What follows belongs to an exercise in optimizing a design on an open flow for small area; a production flow would make more cautious choices. In this exercise RTL edits were held to simulation tests only and were not proved equivalent to the original. The series may have gaps, and a smaller design here may also do less where the tests do not look.

Fig. 1: run 1, register map, names as in the netlist
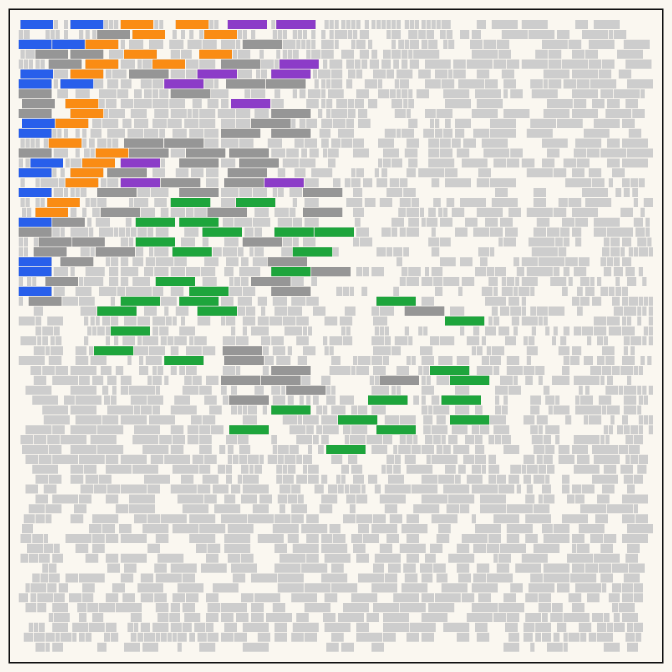
Fig. 2: run 1, ports around the boundary
The bar under the picture is 50 um long. Pins as bars across the die edge, other pins in grey.
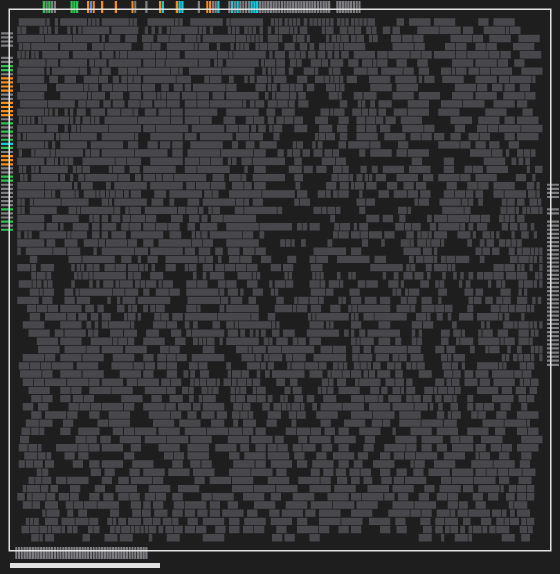
Fig. 3: run 1, gate-type map
The bar under the picture is 50 um long.
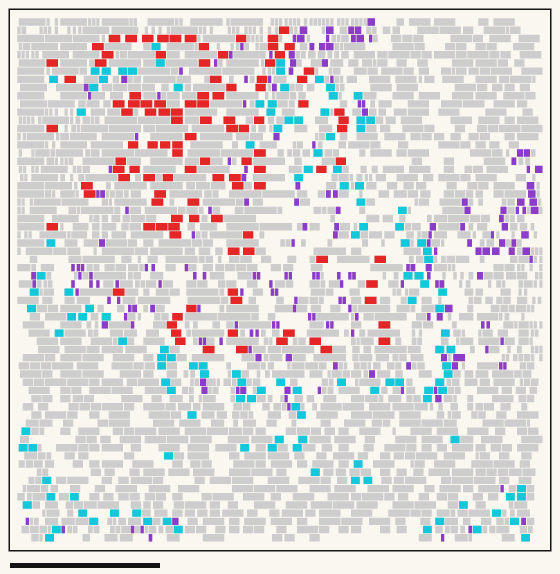
==> flow/design.v, too long to show whole: its modules and the start of the top module <==
// module distortion_correction: 1201 lines
// module dc_fa: 4 lines
// module dc_ha_n: 4 lines
// module dc_or: 3 lines
// module dc_xnor: 3 lines
// module dc_xor3: 3 lines
// module dc_xor: 3 lines
// module dc_ha: 4 lines
// module dc_aoi222: 3 lines
// module dc_ao222: 3 lines
// module dc_ao: 3 lines
// module dc_bsel_n: 5 lines
module distortion_correction #(
    parameter DATA_WIDTH = 16,
    parameter H_RES = 1280,
    parameter V_RES = 720
)(
    input clk,
    input rst_n,
    input [15:0] fx, fy,
    input [15:0] cx, cy,
    input [15:0] k1, k2, k3,
    input valid_params,
    input [DATA_WIDTH-1:0] vin_data,
    input vin_de, vin_vs, vin_hs,
    input [9:0] pixel_x, pixel_y,
    output reg [DATA_WIDTH-1:0] vout_data,
    output reg vout_de, vout_vs, vout_hs,
    input [15:0] ram_rd_data,
    output reg [19:0] ram_rd_addr,
    output reg ram_rd_en
);
  // ...
==> flow/flow/run.sh <==
#!/bin/bash
# The standard layout (standard.sh: standard synthesis and ORFS flow), with one
# change: the port buffers that ORFS inserts at global placement use the smallest
# buffer cell (sky130_fd_sc_hd__buf_1) instead of the default choice.
set -e
echo 'export BUFFER_PORTS_ARGS = -buffer_cell sky130_fd_sc_hd__buf_1' >> config.mk
bash standard.sh > standard.log 2>&1
==> flow/standard.sh <==
#!/bin/bash
# synth_recipe.tcl (not shown) runs the flow's synth.tcl, then flattens the netlist and writes it again
# the make line also repeats each setting of config.mk as NAME=value (left out here)
make -C /OpenROAD-flow-scripts/flow DESIGN_CONFIG=/design/flow/config.mk WORK_HOME=/design/flow/orfs CLKGATE_MAP_FILE= SYNTH_SCRIPT=/design/flow/synth_recipe.tcl "${@:-finish}"
==> flow/config.mk <==
export PLATFORM = sky130hd
export DESIGN_NAME = distortion_correction
export DESIGN_NICKNAME = distortion_correction
export VERILOG_FILES = /design/flow/design.v
export SDC_FILE = /design/flow/constraint.sdc
export NUM_CORES = 4
export LEC_CHECK = 0
export CAP_MARGIN = 20
export CORE_MARGIN = 2
export CORE_UTILIZATION = 65
export CTS_BUF_LIST = sky130_fd_sc_hd__clkbuf_8
export SLEW_MARGIN = 20
export SYNTH_HIERARCHICAL = 1
export BUFFER_PORTS_ARGS = -buffer_cell sky130_fd_sc_hd__buf_1
==> flow/constraint.sdc <==
create_clock -name core_clock -period 20.0 [get_ports {clk}]
set_input_delay 4.0000 -clock core_clock [delete_from_list [all_inputs] [get_ports {clk}]]
set_output_delay 4.0000 -clock core_clock [all_outputs]
set_load 0.01 [all_outputs]
==> impl_metrics.ini, run 1 <==
[sta]
finalHoldViolCount = 0
finalMaxSlewViolations = 0
period_share_pct = 88.1
worstMarginPinSlew_ns = 1.24
finalSetupViolations = 0
hold_ws_ns = 0.342
fmax_mhz = 56.7
post-route-min-period_ns = 17.63
rsz0062_at_grt = false
slew_headroom_pct = 17.3

[critical_path]
r2r_cells = 53
regToRegSetupSlack_ns = 2.37
end_kind = flop
cp_common_cell = fa_1
crit_buf_inv = 1
worstPathMaxFanout = 20
crit_slowest_cell = xnor2_1
critical_path_depth = 53
cp-start-kind = flop
required_ns = 20.20
path_delay_family = adder cells
max_stage_delay_ns = 0.71

[floorplan]
rows = 64
design.die.area_mm2 = 0.0322
die_y_um = 179
core_mm2 = 0.0304
pin_count = 210

[grt]
track_usage_pct = 46.0
grt_max_degree = 66
grt_pass1_wl_um = 115000
grt_overflow = 0
grt_pass1_vias = 19300

[drt]
drt_first_pass_iters = 17
via_per_inst = 8.25
finalWirelength_um = 76500
drc = 0

[logic_synthesis]
synthCells = 1832
netlist_area_mm2 = 0.0200
synth_top_area_cell = fa_1
syn_avg_cell_area_um2 = 10.9
yosysWarnings = 7
synth_top_area_share_pct = 23.8
synth-edff-count = 84

[cts]
htree_levels = 4
worstSkewPairLatency_ns = 0.46
cts_buffers = 17
cts_tree = done
clkTransAtPathRegs_ns = 0.09
holdBufCountCts = 0
ctsResizeCount = 0
root_buffer = clkbuf_8
post_cts_buffers = 0

[finish]
final_cell_mix = a222oi_1, fa_1, buf_1
drive_gt1_share_pct = 10.6
syn_to_final_growth_pct = 9.28
final_cell_area_mm2 = 0.0219

[place]
portBuffers = 161
hpwl_um = 55600
place_area_mm2 = 0.0215

[run_status]
status = timing/DRC/antenna clean

[flow_run]
drv_cap = 0

[hold_path]
hold_class = reg -> reg
## Picture notes: Fig. 1
- purple: `pxr` (placed flops 10)
- orange: `ram_rd_addr` (placed flops 20; where top left)
- blue: `vout_data` (placed flops 16; where top left)
- green: `ra` (placed flops 32)
- not coloured: 58
fraction of area in registers: 17.5%
Sequential cell area: 0.00382 mm^2
final core occ: 71.9%

## Picture notes: Fig. 2
- cyan: `pixel_x` (pins 10; direction input; edge 9 top, 1 left)
- orange: `ram_rd_addr` (pins 20; direction output; edge 11 left, 9 top)
- blue: `vout_vs` (pins 1; direction output; edge top)
- green: `vout_data` (pins 16; direction output; edge 11 left, 5 top)
- all pins by edge: 73 top, 48 bottom, 47 left, 42 right

## Picture notes: Fig. 3
- cyan: xor and xnor cells (cells 131; where all over the die)
- red: mux cells (cells 112)
- purple: nand cells (cells 198)
commonest non-fill, non-tap cell in the layout: a222oi_1
non-filler cells, final: 2444
multi-input combinational area share: 72.7%

[run 1: layer usage]
metal	vias to the layer above	share of wire (%)	global-route usage, %	routed length [um]
met3	470	17	16.8	12600
met2	2077	42	68.7	32300
li1	8033	-	-	-
met1	9587	34	59.9	26400
met5	-	0.16	0	123
met4	6	6.7	21.1	5090
[run 1: cells by family after synthesis]
group	after synthesis	share of synthesized area, %
other	2	0.0375
XOR/XNOR	131	5.73
AND/OR/NAND/NOR	350	8.80
flip-flops	136	19.1
multiplexers	112	6.04
buffers and inverters	105	2.13
adder cells (fa/ha/maj)	356	31.2
AO/OA/AOI/OAI	640	27.0
[run 1: stage by stage]
stage               std cells  worst slack, ns
finish                   2444             2.37
global route             2443             1.80
CTS                      2443             2.58
detailed placement       2411             2.64
global placement         2411             2.83
floorplan                1849             4.06
[run 1: Yosys cell counts (8+ instances only)]
cell type / count
a21o_1: 51
a21oi_1: 66
a222oi_1: 360
a22oi_1: 12
and2_1: 24
and3_1: 10
buf_2: 19
clkbuf_1: 39
dfrtp_1: 52
edfxtp_1: 84
fa_1: 238
ha_1: 118
inv_1: 42
mux2_2: 70
mux2i_1: 42
nand2_1: 116
nand2b_1: 27
nand3_1: 29
nand3b_1: 17
nand4_1: 8
nor2_1: 57
nor2b_1: 21
nor3_1: 10
o21ai_0: 85
or2_2: 14
or3_1: 8
xnor2_1: 55
xor2_1: 76
[run 1: worst reg2reg max path, delay by kind of cell, from the launching register on]
kind            cells  cell delay (ns)
fa+ha+maj          27            11.59
compound gates     18             3.77
simple gates        5             0.61
flops               1             0.37
buf+inv             1             0.24
xor+xnor            2             0.84
[run 1: final cells by class]
class                      count  area [um^2]  share of cell area [%]
antenna                        1         2.50                  0.0114
clock buffer                  18          248                    1.13
clock inverter                14          130                   0.595
inverter                      42          158                   0.721
multi-input combinational   1608        15900                    72.7
sequential                   136         3820                    17.5
tap                          396          495                    2.27
timing repair buffer         229         1120                    5.10
Fig. 4: run 1, the worst timing path
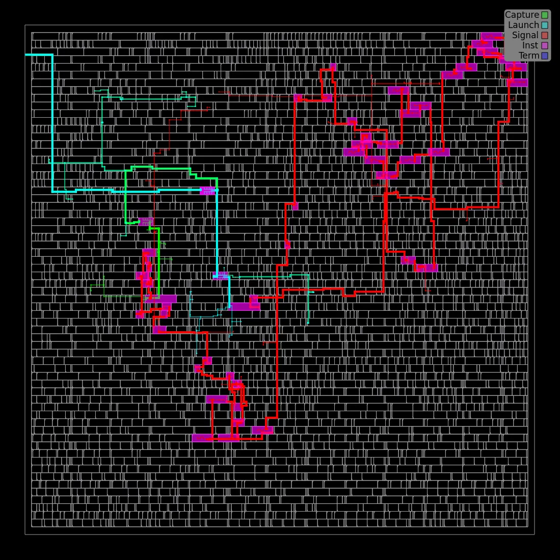

==> run 2, diff against run 1 <==
--- a/flow/design.v
+++ b/flow/design.v
@@ -1120,7 +1120,6 @@
         if (s0 | s1) ra <= usum;
-        else if (s4 | s5) ra <= {6'd0, dnew};
-        if (s2) sa <= usum;
-        else if (s3) sa[7:0] <= usum[31:24];
+        else if (s4 | s5) ra[25:0] <= dnew;
+        if (s2) sa[31:10] <= usum[31:10];
         else if (s5) sa[31:12] <= {pixel_y, pixel_x};
-        else if (s6) sa[9:0] <= cxyo;
+        sa[9:0] <= s2 ? usum[9:0] : (s3 ? {2'b00, usum[31:24]} : cxyo);
     end
--- a/flow/config.mk
+++ b/flow/config.mk
@@ -8,4 +8,6 @@
 export CAP_MARGIN = 20
+export CELL_PAD_IN_SITES_DETAIL_PLACEMENT = 1
+export CELL_PAD_IN_SITES_GLOBAL_PLACEMENT = 1
 export CORE_MARGIN = 2
-export CORE_UTILIZATION = 65
+export CORE_UTILIZATION = 45
 export CTS_BUF_LIST = sky130_fd_sc_hd__clkbuf_8
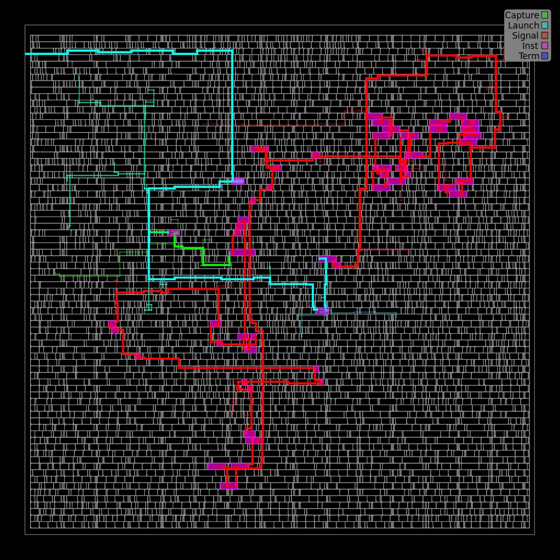
Fig. 5. The worst timing path (run 2).
Final min period: 17.95 ns
Final WS setup: 2.05 ns

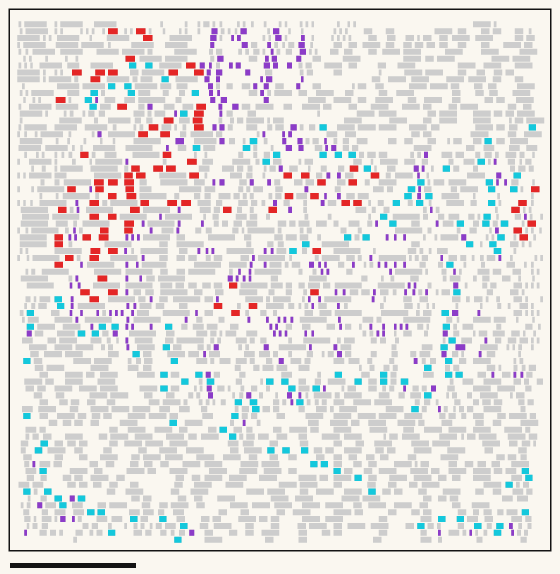
Fig. 6. Gate-type map (run 2).
The bar under the picture is 50 um long.
- cyan: xor and xnor cells (cells 131; where all over the die)
- red: mux cells (cells 86)
- purple: nand cells (cells 256)

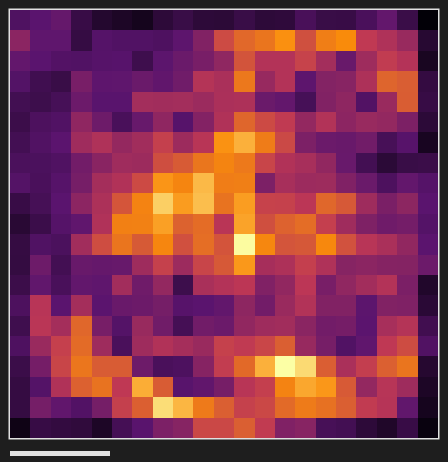
Fig. 7. Wiring heat map (run 2).
The bar under the picture is 50 um long. 21 x 21 tiles, from black (low) to pale yellow (high), scaled to the fullest tile. Values are wire area over tile area, all layers added.
- emptiest ninth of the die: top left
- tiles over half the peak: 28%
- mean over tiles: 0.32
- nearly empty tiles: 0.20%
- densest ninth of the die: middle
- fullest tile: 0.81

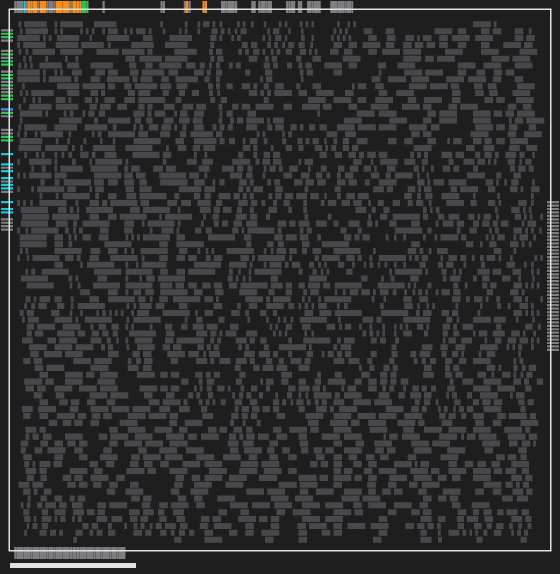
Fig. 8. Ports around the boundary (run 2).
The bar under the picture is 50 um long. Pins as bars across the die edge, other pins in grey.
- blue: `vout_vs` (pins 1; direction output; edge left)
- orange: `ram_rd_addr` (pins 20; direction output; edge top)
- cyan: `pixel_x` (pins 10; direction input; edge 9 left, 1 top)
- green: `vout_data` (pins 16; direction output; edge 13 left, 3 top)
- all pins by edge: 77 top, 48 bottom, 44 right, 41 left

==> run 2 against run 1 <==
Net effect:
- first-iteration DRC count is 18% lower
- register-to-register slack worse by 0.32 ns
- sequential share of layout area is 0.56 points lower
- non-clock buffer count is 5 higher
- critical path type unchanged
- design area is 0.59% higher
- sequential cell count stayed put
==> impl_metrics.ini, run 2 <==
[place]
portBuffers = 161
hpwl_um = 65600
gp_congestion = 0.955
place_area_mm2 = 0.0215

[critical_path]
worstPathMaxFanout = 20
end_kind = flop
required_ns = 20.24
crit_slowest_cell = fa_1
cp-start-kind = flop
path_delay_family = adder cells
r2r_cells = 50
critPathKind = reg -> reg
max_stage_delay_ns = 0.59
critical_path_depth = 50
cp_common_cell = fa_1
regToRegSetupSlack_ns = 2.05
crit_buf_inv = 1

[finish]
drive_gt1_share_pct = 9.10
final_nets = 2592
final_cell_area_mm2 = 0.0220
regArea_mm2 = 0.00372
multi_input_area_mm2 = 0.0158
diodes = 0
syn_to_final_growth_pct = 11.1
fillers = 4853
final_cell_mix = a222oi_1, fa_1, nand2_1
final_common_cell = a222oi_1

[cts]
htree_levels = 4
root_buffer = clkbuf_8
ctsResizeCount = 0
worstSkewPairLatency_ns = 0.47
cts_tree = done
cts_buffer_depth = 2
holdBufCountCts = 0
cts_sinks = 136
cts_buffers = 17
clkTransAtPathRegs_ns = 0.10
post_cts_buffers = 0

[floorplan]
pin_count = 210
initial_core_util_pct = 45.8
core_mm2 = 0.0433
die_w_um = 214
rows = 76
die_y_um = 214
design.die.area_mm2 = 0.0457

[logic_synthesis]
netlist_area_mm2 = 0.0198
synthDistinctLibCells = 72
synthTopCellsByArea = fa_1, a222oi_1, edfxtp_1
synth_top_area_cell = fa_1
synth_common_cells = a222oi_1, fa_1, nand2_1
yosysWarnings = 7
synth_most_common_cell = a222oi_1
synth_seq_cells = 136
syn_avg_cell_area_um2 = 10.6
synth-edff-count = 74
synthCells = 1859
async_flop_share_pct = 38.2
synth_top_area_share_pct = 24.1

[sta]
finalHoldViolCount = 0
tns_ns = 0
rsz0062_at_grt = false
finalClockSkew_ns = 0.0203
slew_headroom_pct = 18.5
finalSetupViolations = 0
period_share_pct = 89.7
hold_ws_ns = 0.350
finalMaxSlewViolations = 0
fmax_mhz = 55.7
worstMarginPinSlew_ns = 1.22

[run_status]
status = timing/DRC/antenna clean

[drt]
drt_first_pass_iters = 14
drt_iter0_markers = 4463
drc = 0
finalWirelength_um = 85900
via_per_inst = 7.42
vias = 19800

[flow_run]
drv_cap = 0

[grt]
grt_overflow = 0
track_usage_pct = 37.5
antenna_found_initial = 0
grt_max_degree = 62
grt_pass1_vias = 19800
grt_pass1_wl_um = 127000

[hold_path]
hold_depth = 0
hold_class = reg -> reg
[run 2: changes by cell type after synthesis, moves of 5 or more]
| cell | previous run | this run |
|---|---|---|
| and3_1 | 10 | 2 |
| buf_2 | 19 | 8 |
| nor2_1 | 57 | 64 |
| nand3_1 | 29 | 34 |
| a21oi_1 | 66 | 73 |
| inv_1 | 42 | 37 |
| mux2_2 | 70 | 44 |
| dfxtp_1 | 0 | 10 |
| nand2_1 | 116 | 161 |
| edfxtp_1 | 84 | 74 |
| o21ai_0 | 85 | 76 |
| clkbuf_1 | 39 | 51 |
[run 2: metal layers]
metal	track usage, %	up-vias	share of wire (%)
met4	10.0	0	3.1
li1	-	8083	-
met1	52.4	10100	40
met3	7.89	185	12
met5	0	-	0
met2	59.2	1402	45
[run 2: cell type report]
cell class | instances | area share (%)
inverters | 38 | 0.648
repair buffers | 234 | 5.34
clock buffers | 17 | 1.06
clock inverters | 14 | 0.796
flip-flops and latches | 136 | 16.9
multi-input cells | 1639 | 71.9
well taps | 585 | 3.33
[run 2: stage by stage]
| step | std cells | setup slack, ns | utilization, % |
|---|---|---|---|
| 2_1_floorplan | 1876 | 4.02 | - |
| 3_3_place_gp | 2630 | 2.40 | 49.8 |
| 3_5_place_dp | 2631 | 2.07 | 49.8 |
| 4_1_cts | 2662 | 2.03 | 50.8 |
| 5_1_grt | 2663 | 1.08 | 50.8 |
| 6_report | 2663 | 2.05 | 50.8 |
[run 2: cell families after synthesis]
kind of cell    count (synthesis)  share of synthesized area [%]
simple gates                  410                           10.0
fa+ha+maj                     356                           31.5
flops                         136                           18.8
other cells                     2                         0.0379
buf+inv                       101                           1.98
xor+xnor                      131                           5.80
mux                            86                           4.63
compound gates                637                           27.2
Fig. 9: run 2, register map, names as in the netlist
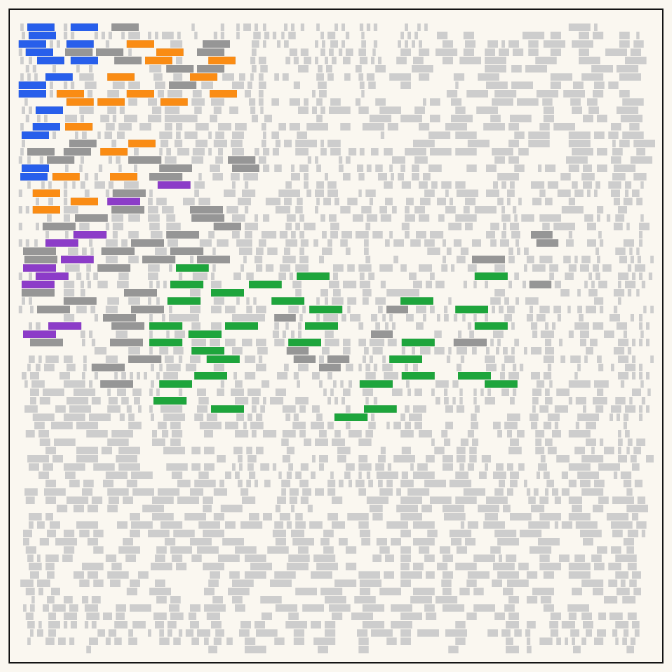

==> run 3, diff against run 2 <==
--- a/flow/config.mk
+++ b/flow/config.mk
@@ -7,3 +7,3 @@
 export LEC_CHECK = 0
-export CAP_MARGIN = 20
+export CAP_MARGIN = 10
 export CELL_PAD_IN_SITES_DETAIL_PLACEMENT = 1
@@ -13,3 +13,3 @@
 export CTS_BUF_LIST = sky130_fd_sc_hd__clkbuf_8
-export SLEW_MARGIN = 20
+export SLEW_MARGIN = 10
 export SYNTH_HIERARCHICAL = 1
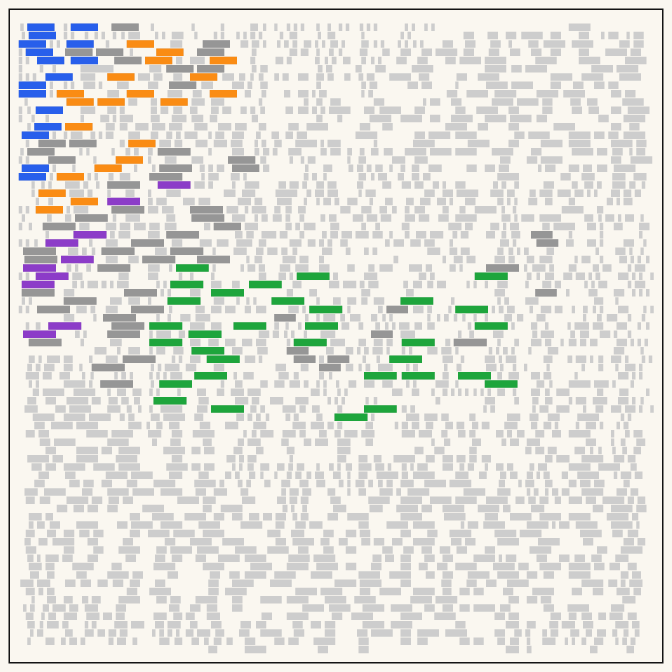
Fig. 10. Register map, names as in the netlist (run 3).
- orange: `ram_rd_addr` (placed flops 20; where top left)
- blue: `vout_data` (placed flops 16; where top left)
- green: `ra` (placed flops 32)
- purple: `pxr` (placed flops 10; where left middle)
- not coloured: 58
Sequential cell area: 0.00372 mm^2
final core occ: 50.7%
fraction of area in registers: 17.0%

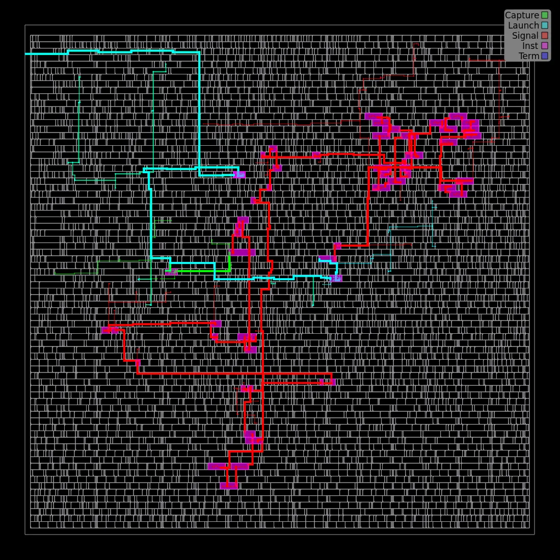
Fig. 11. The worst timing path (run 3).
Post-Route Setup TNS: 0 ns
non-filler cells, final: 2664

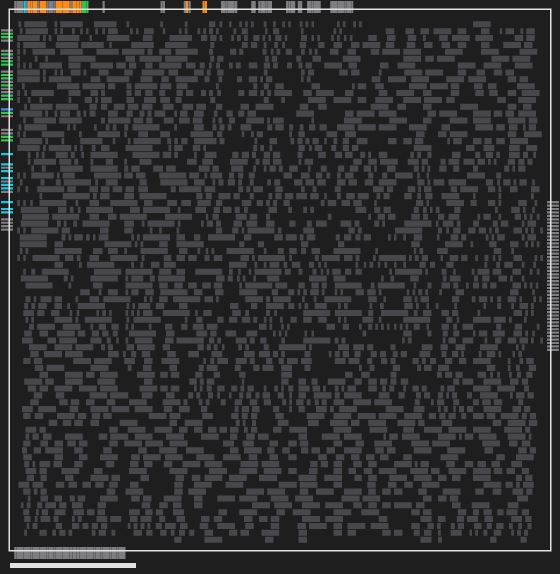
Fig. 12. Ports around the boundary (run 3).
The bar under the picture is 50 um long. Pins as bars across the die edge, other pins in grey.
- orange: `ram_rd_addr` (pins 20; direction output; edge top)
- cyan: `pixel_x` (pins 10; direction input; edge 9 left, 1 top)
- green: `vout_data` (pins 16; direction output; edge 13 left, 3 top)
- blue: `vout_vs` (pins 1; direction output; edge left)
- all pins by edge: 77 top, 48 bottom, 44 right, 41 left

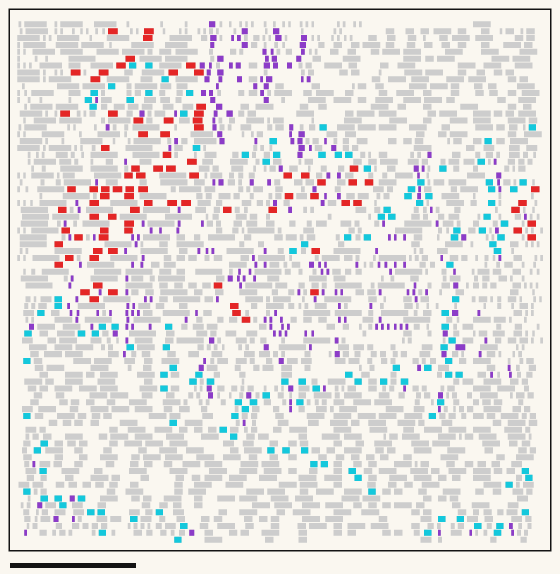
Fig. 13. Gate-type map (run 3).
The bar under the picture is 50 um long.
- red: mux cells (cells 86)
- cyan: xor and xnor cells (cells 131; where all over the die)
- purple: nand cells (cells 256)
multi-input combinational area share: 72.0%

==> run 3 against run 2 <==
Net effect:
- cell count about the same
- non-clock buffer count unchanged
- clock-buffer cell count grew 2
- maximum frequency shrank 1.1%
- design area shrank 0.23%
- critical endpoint unchanged
- highest routed layer is now met5
==> impl_metrics.ini, run 3 <==
[drt]
finalWirelength_um = 86100
drt_iter0_markers = 4353
via_per_inst = 7.39
avgRoutedWirePerCell_um = 32.3
drtAntennaViolNets = 0
vias = 19700
drc = 0
drt_first_pass_iters = 11

[logic_synthesis]
synth_seq_cells = 136
synth_common_cells = a222oi_1, fa_1, nand2_1
async_flop_share_pct = 38.2
yosysWarnings = 7
syn_avg_cell_area_um2 = 10.6
synth_most_common_cell = a222oi_1
ys.flop_type = edfxtp_1
synthDistinctLibCells = 72
yosysSeqAreaShare_pct = 18.8
netlist_area_mm2 = 0.0198
synth_top_area_share_pct = 24.1
synthTopCellsByArea = fa_1, a222oi_1, edfxtp_1
synth_top_area_cell = fa_1
synthCells = 1859
synth-edff-count = 74

[floorplan]
initial_core_util_pct = 45.8
pin_count = 210
core_mm2 = 0.0433
die_w_um = 214
die_y_um = 214
design.die.area_mm2 = 0.0457
rows = 76

[sta]
worstMarginPinSlew_ns = 1.35
fmax_mhz = 55.1
slew_headroom_pct = 10.1
post-route-min-period_ns = 18.15
finalSetupViolations = 0
finalHoldViolCount = 0
finalMaxSlewViolations = 0
rsz0062_at_grt = false
period_share_pct = 90.8
finalClockSkew_ns = 0.0218

[critical_path]
crit_buf_inv = 1
critical_path_depth = 50
path_delay_family = adder cells
regToRegSetupSlack_ns = 1.85
cp-start-kind = flop
end_kind = flop
critPathKind = reg -> reg
crit_slowest_cell = fa_1
critPathArrivalTime_ns = 18.40
r2r_cells = 50
cp_common_cell = fa_1
worstPathMaxFanout = 20
max_stage_delay_ns = 0.58
required_ns = 20.24

[place]
hpwl_um = 65600
gp_congestion = 0.955
portBuffers = 161

[cts]
cts_buffers = 17
ctsResizeCount = 0
clkTransAtPathRegs_ns = 0.10
worstSkewPairLatency_ns = 0.48
holdBufCountCts = 0
htree_levels = 4
cts_buffer_depth = 2
root_buffer = clkbuf_8
cts_sinks = 136
cts_tree = done
post_cts_buffers = 0

[hold_path]
hold_depth = 0
hold_class = reg -> reg

[flow_run]
drv_cap = 0

[finish]
final_nets = 2592
final_common_cell = a222oi_1
drive_gt1_share_pct = 9.04
final_cell_mix = a222oi_1, fa_1, nand2_1
fillers = 4838
syn_to_final_growth_pct = 10.9
diodes = 0

[grt]
grt_pass1_vias = 19900
antenna_found_initial = 3
grt_pass1_wl_um = 127000
grt_overflow = 0
grt_max_degree = 62
track_usage_pct = 37.6

[run_status]
status = timing/DRC/antenna clean
-- run 3: cell counts after synthesis --
Identical to the previous run, type by type.
-- run 3: final cells by class --
cell class	count	area [um^2]	area share (%)
Multi-Input combinational cell	1639	15800	72.0
Clock buffer	19	262	1.19
Timing Repair Buffer	234	1150	5.25
Clock inverter	13	130	0.593
Sequential cell	136	3720	17.0
Inverter	38	143	0.650
Tap cell	585	732	3.34
-- run 3: kinds of logic after synthesis --
kind of cell / count (synthesis) / synth area share (%)
mux: 86 / 4.63
compound gates: 637 / 27.2
buf+inv: 101 / 1.98
other cells: 2 / 0.0379
simple gates: 410 / 10.0
fa+ha+maj: 356 / 31.5
xor+xnor: 131 / 5.80
flops: 136 / 18.8
-- run 3: through the flow --
stage | area, um^2 | setup slack (ns) | instances | hold slack, ns
after floorplan | 19900 | 4.02 | 1876 | 0.331
after global placement | 21500 | 2.40 | 2630 | 0.333
after detailed placement | 21500 | 2.06 | 2630 | 0.336
after CTS | 21900 | 2.02 | 2662 | 0.355
after global routing | 21900 | 0.919 | 2664 | 0.368
final | 21900 | 1.85 | 2664 | 0.345
-- run 3: per-layer routing --
layer	vias to the layer above	part of all wire [%]	global-route usage, %
met5	-	0.030	0
met4	4	3.2	10.3
met3	188	12	8.29
met2	1425	45	59.3
met1	9993	40	52.4
li1	8086	-	-
-- run 3: worst register-to-register path, delay by kind of cell, from the launching register on --
kind                       cells  cell delay (ns)
buffers and inverters          1             0.23
AOI/OAI and AO/OA             12             3.68
xor gates and xnor gates       2             0.39
DFF                            1             0.31
and+or+nand+nor                8             1.72
adders and majority gates     27            11.57

==> port drivers added, routing unchanged <==
The flow's constraints put no driver on any port. The routed layouts listed below were extracted and timed again, unchanged, in two steps. Step 1 (the two cells are an assumption about what drives the block):
set clk [get_ports {clk}]
set_driving_cell -lib_cell sky130_fd_sc_hd__clkbuf_16 $clk
set_driving_cell -lib_cell sky130_fd_sc_hd__buf_2 [delete_from_list [all_inputs] $clk]
Step 2 times the ports against the registers' clock, not the clock port: input delays grow and output delays shrink by t, the midpoint of the rising clock arrivals with the driver on. Slacks: ideal / step 1 / step 2; pairs: ideal / step 1.
run | t, ns | setup WS [ns] | clock arrival spread, ns
run 1 | 0.487 | 2.375 / 2.375 / 2.375 | 0.016 / 0.016
run 2 | 0.503 | 2.053 / 2.053 / 2.053 | 0.021 / 0.020
run 3 | 0.509 | 1.847 / 1.847 / 1.847 | 0.022 / 0.022
After both steps setup and hold are still met in every run listed.
